This is an optimization exercise on Yosys and OpenROAD, whose aim is small area and a short achievable clock period, not a production implementation. The RTL was checked by simulation tests, not by an equivalence proof against the original design.

Figure 1. Cell outlines without signal wires.
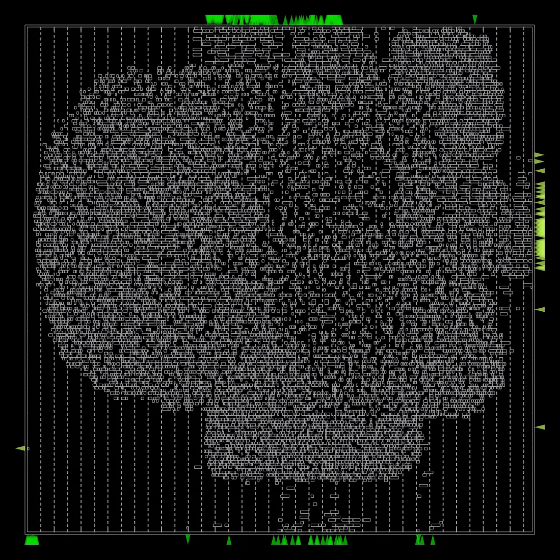
Figure 2. Where the registers sit.
Drawn at 1 px/µm. Other sequential cells in the stronger gray, the rest of the logic in the fainter gray.
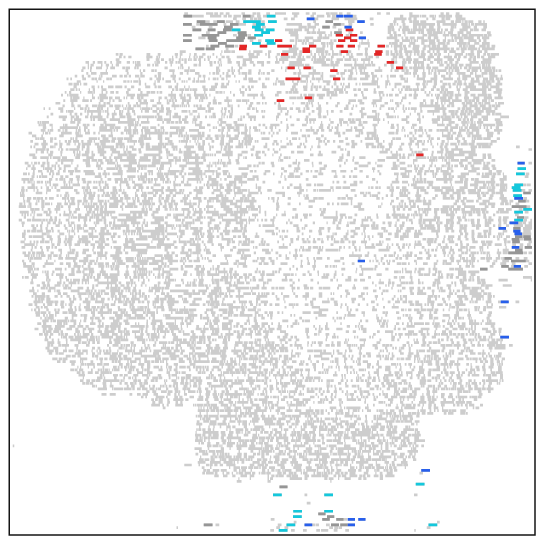
--- flow/design.v: outline only ---
// module mkbitmanip_core: 4444 lines
// module mkbitmanip: 48 lines
module mkbitmanip(CLK,
		  RST_N,
		  mav_putvalue_instr,
		  mav_putvalue_src1,
		  mav_putvalue_src2,
		  mav_putvalue_src3,
		  EN_mav_putvalue,
		  mav_putvalue,
		  RDY_mav_putvalue,
		  mv_scopbusy,
		  RDY_mv_scopbusy);
  // ...
==> flow/run.sh <==
#!/bin/bash
# synth_recipe.tcl (not shown) runs the flow's synth.tcl, then flattens the netlist and writes it again
# the make line also repeats each setting of config.mk as NAME=value (left out here)
make -C /OpenROAD-flow-scripts/flow DESIGN_CONFIG=/design/flow/config.mk WORK_HOME=/design/flow/orfs CLKGATE_MAP_FILE= SYNTH_SCRIPT=/design/flow/synth_recipe.tcl finish
==> flow/config.mk <==
export PLATFORM = sky130hd
export DESIGN_NAME = mkbitmanip
export DESIGN_NICKNAME = mkbitmanip
export VERILOG_FILES = /design/flow/design.v
export SDC_FILE = /design/flow/constraint.sdc
export NUM_CORES = 4
export LEC_CHECK = 0
export CAP_MARGIN = 40
export CORE_MARGIN = 2
export CORE_UTILIZATION = 30
export SLEW_MARGIN = 40
==> flow/constraint.sdc <==
create_clock -name core_clock -period 25.0 [get_ports {CLK}]
set_input_delay 5.0000 -clock core_clock [delete_from_list [all_inputs] [get_ports {CLK}]]
set_output_delay 5.0000 -clock core_clock [all_outputs]
set_load 0.01 [all_outputs]
==> results_dict.tcl <==
set metrics [dict create \
    whs_path_depth 4 \
    cts_setup_buffers 0 \
    routed-wl-met3_um 79300 \
    drive_gt1_share_pct 9.31 \
    max_freq_ghz 0.0417 \
    tightest_slew_ps 1110 \
    status "complete, no violations" \
    netlist_top_cells_area "xnor2_1 (13%), nand2_1 (11%), o21ai_0 (6.0%)" \
    cts_tree "done" \
    grtUsageMet3_pct 13.0 \
    yosys.area_share.xor_xnor_pct 18.7 \
    grt_pass1_vias 93500 \
    coreArea_um2 270000 \
    synth_most_common_cell "nand2_1" \
    layout_commonest_cell "nand2_1" \
    dp_cells 15500 \
    slowest_delay_ps 860 \
    cts.htree.levels 4 \
    ant_nets 0 \
    inverters 241 \
    maxUsedRoutingLayer "met5" \
    cpMostUsedCell "ha_1" \
    vias_per_cell 6.77 \
    antenna_found_initial 59 \
    dpl.hpwl_um 399000 \
    cts.sinks 151 \
    setup_ws_ps 1040 \
    stdcell_count 15600 \
    cts.hold.buffers_added 0 \
    drt_iter0_markers 19200 \
    worstPathMaxFanout 25 \
    clk_share_pct 0.791 \
    slowest_stage "a2111oi_0" \
    place_ws_ps -49.4 \
    dieArea_um2 275000 \
    cpLargestDelayFamily "adder cells" \
    clock_buffers 26 \
    fillers 29800 \
    firstDrtPassIters 9 \
    routedWlPerCell_um 35.6 \
    largest_reg_flops 33 \
    drv_cap 0 \
    cts_buffers 25 \
    met1Wirelength_um 208000 \
    holdWs_ps 1020 \
    use_met2_pct 53.8 \
    ys_async_sr_fraction_pct 0 \
    cp_num_cells 110 \
    ys_seq_elements 151 \
    slew_viol_final 0 \
    nMultiInputCombCells 10900 \
    worstPathRequired_ps 25440 \
    largest_cell_class "multi-input gates" \
    setup_viol 0 \
    relSlewSlack_pct 25.3 \
    ys.warnings.count 2 \
    fin_nets 12400 \
    netlist_area_um2 81200 \
    vias 106000 \
    grt_overflow 0 \
    multi_input_area_share_pct 83.2 \
    synth_flop_cell "dfxtp_1" \
    ff2ff_path_depth 110 \
    finalHoldViolCount 0 \
    worst-endpoint-arrival_ps 24400 \
    gr-max-usage-layer "met2" \
    synth_common_cells "nand2_1 (2331), xnor2_1 (1208), nor2_1 (1087)" \
    post_dp_cell_area_um2 86800 \
    synth_cells 12600 \
    taps 3570 \
    skew_ps 54.6 \
    synth_compound_area_share_pct 30.0 \
    yosys.area.top_type "xnor2_1" \
]
-- Figure 1 (at the start) --
final core utilization: 32.6%
sequential cell count: 151

-- Figure 2 (at the start) --
netlist name	color	sequential cells
`result_q`	red	33
`src1_q`	cyan	32
`instr_q`	blue	22
not colored	64
storage element area: 3270 µm²
Seq area share: 3.72%

afterwards: timing with drivers on the ports:
Ports are ideal in the flow. The routed layout listed here was re-timed in OpenROAD.
Step 1 sets driving cells, clkbuf_16 on the clock port and buf_2 on the other inputs (assumed; they add their load-dependent delay and slew).
Step 2 times the ports against the registers' clock, not the clock port: input delays grow and output delays shrink by t, the midpoint of the rising clock arrivals with the driver on.
Slacks: ideal ports / drivers / drivers and shift; pairs: ideal ports / drivers.
t, ns: 0.661
slack for setup (ns): 1.038 / 1.038 / 1.038
worst setup path at the end: register to register
worst data-port slew with drivers (ns): 0.07
After both steps setup and hold are still met in this run. For this run, drivers alone change the setup slack by 0.000 ns; drivers and shift together by 0.000 ns.
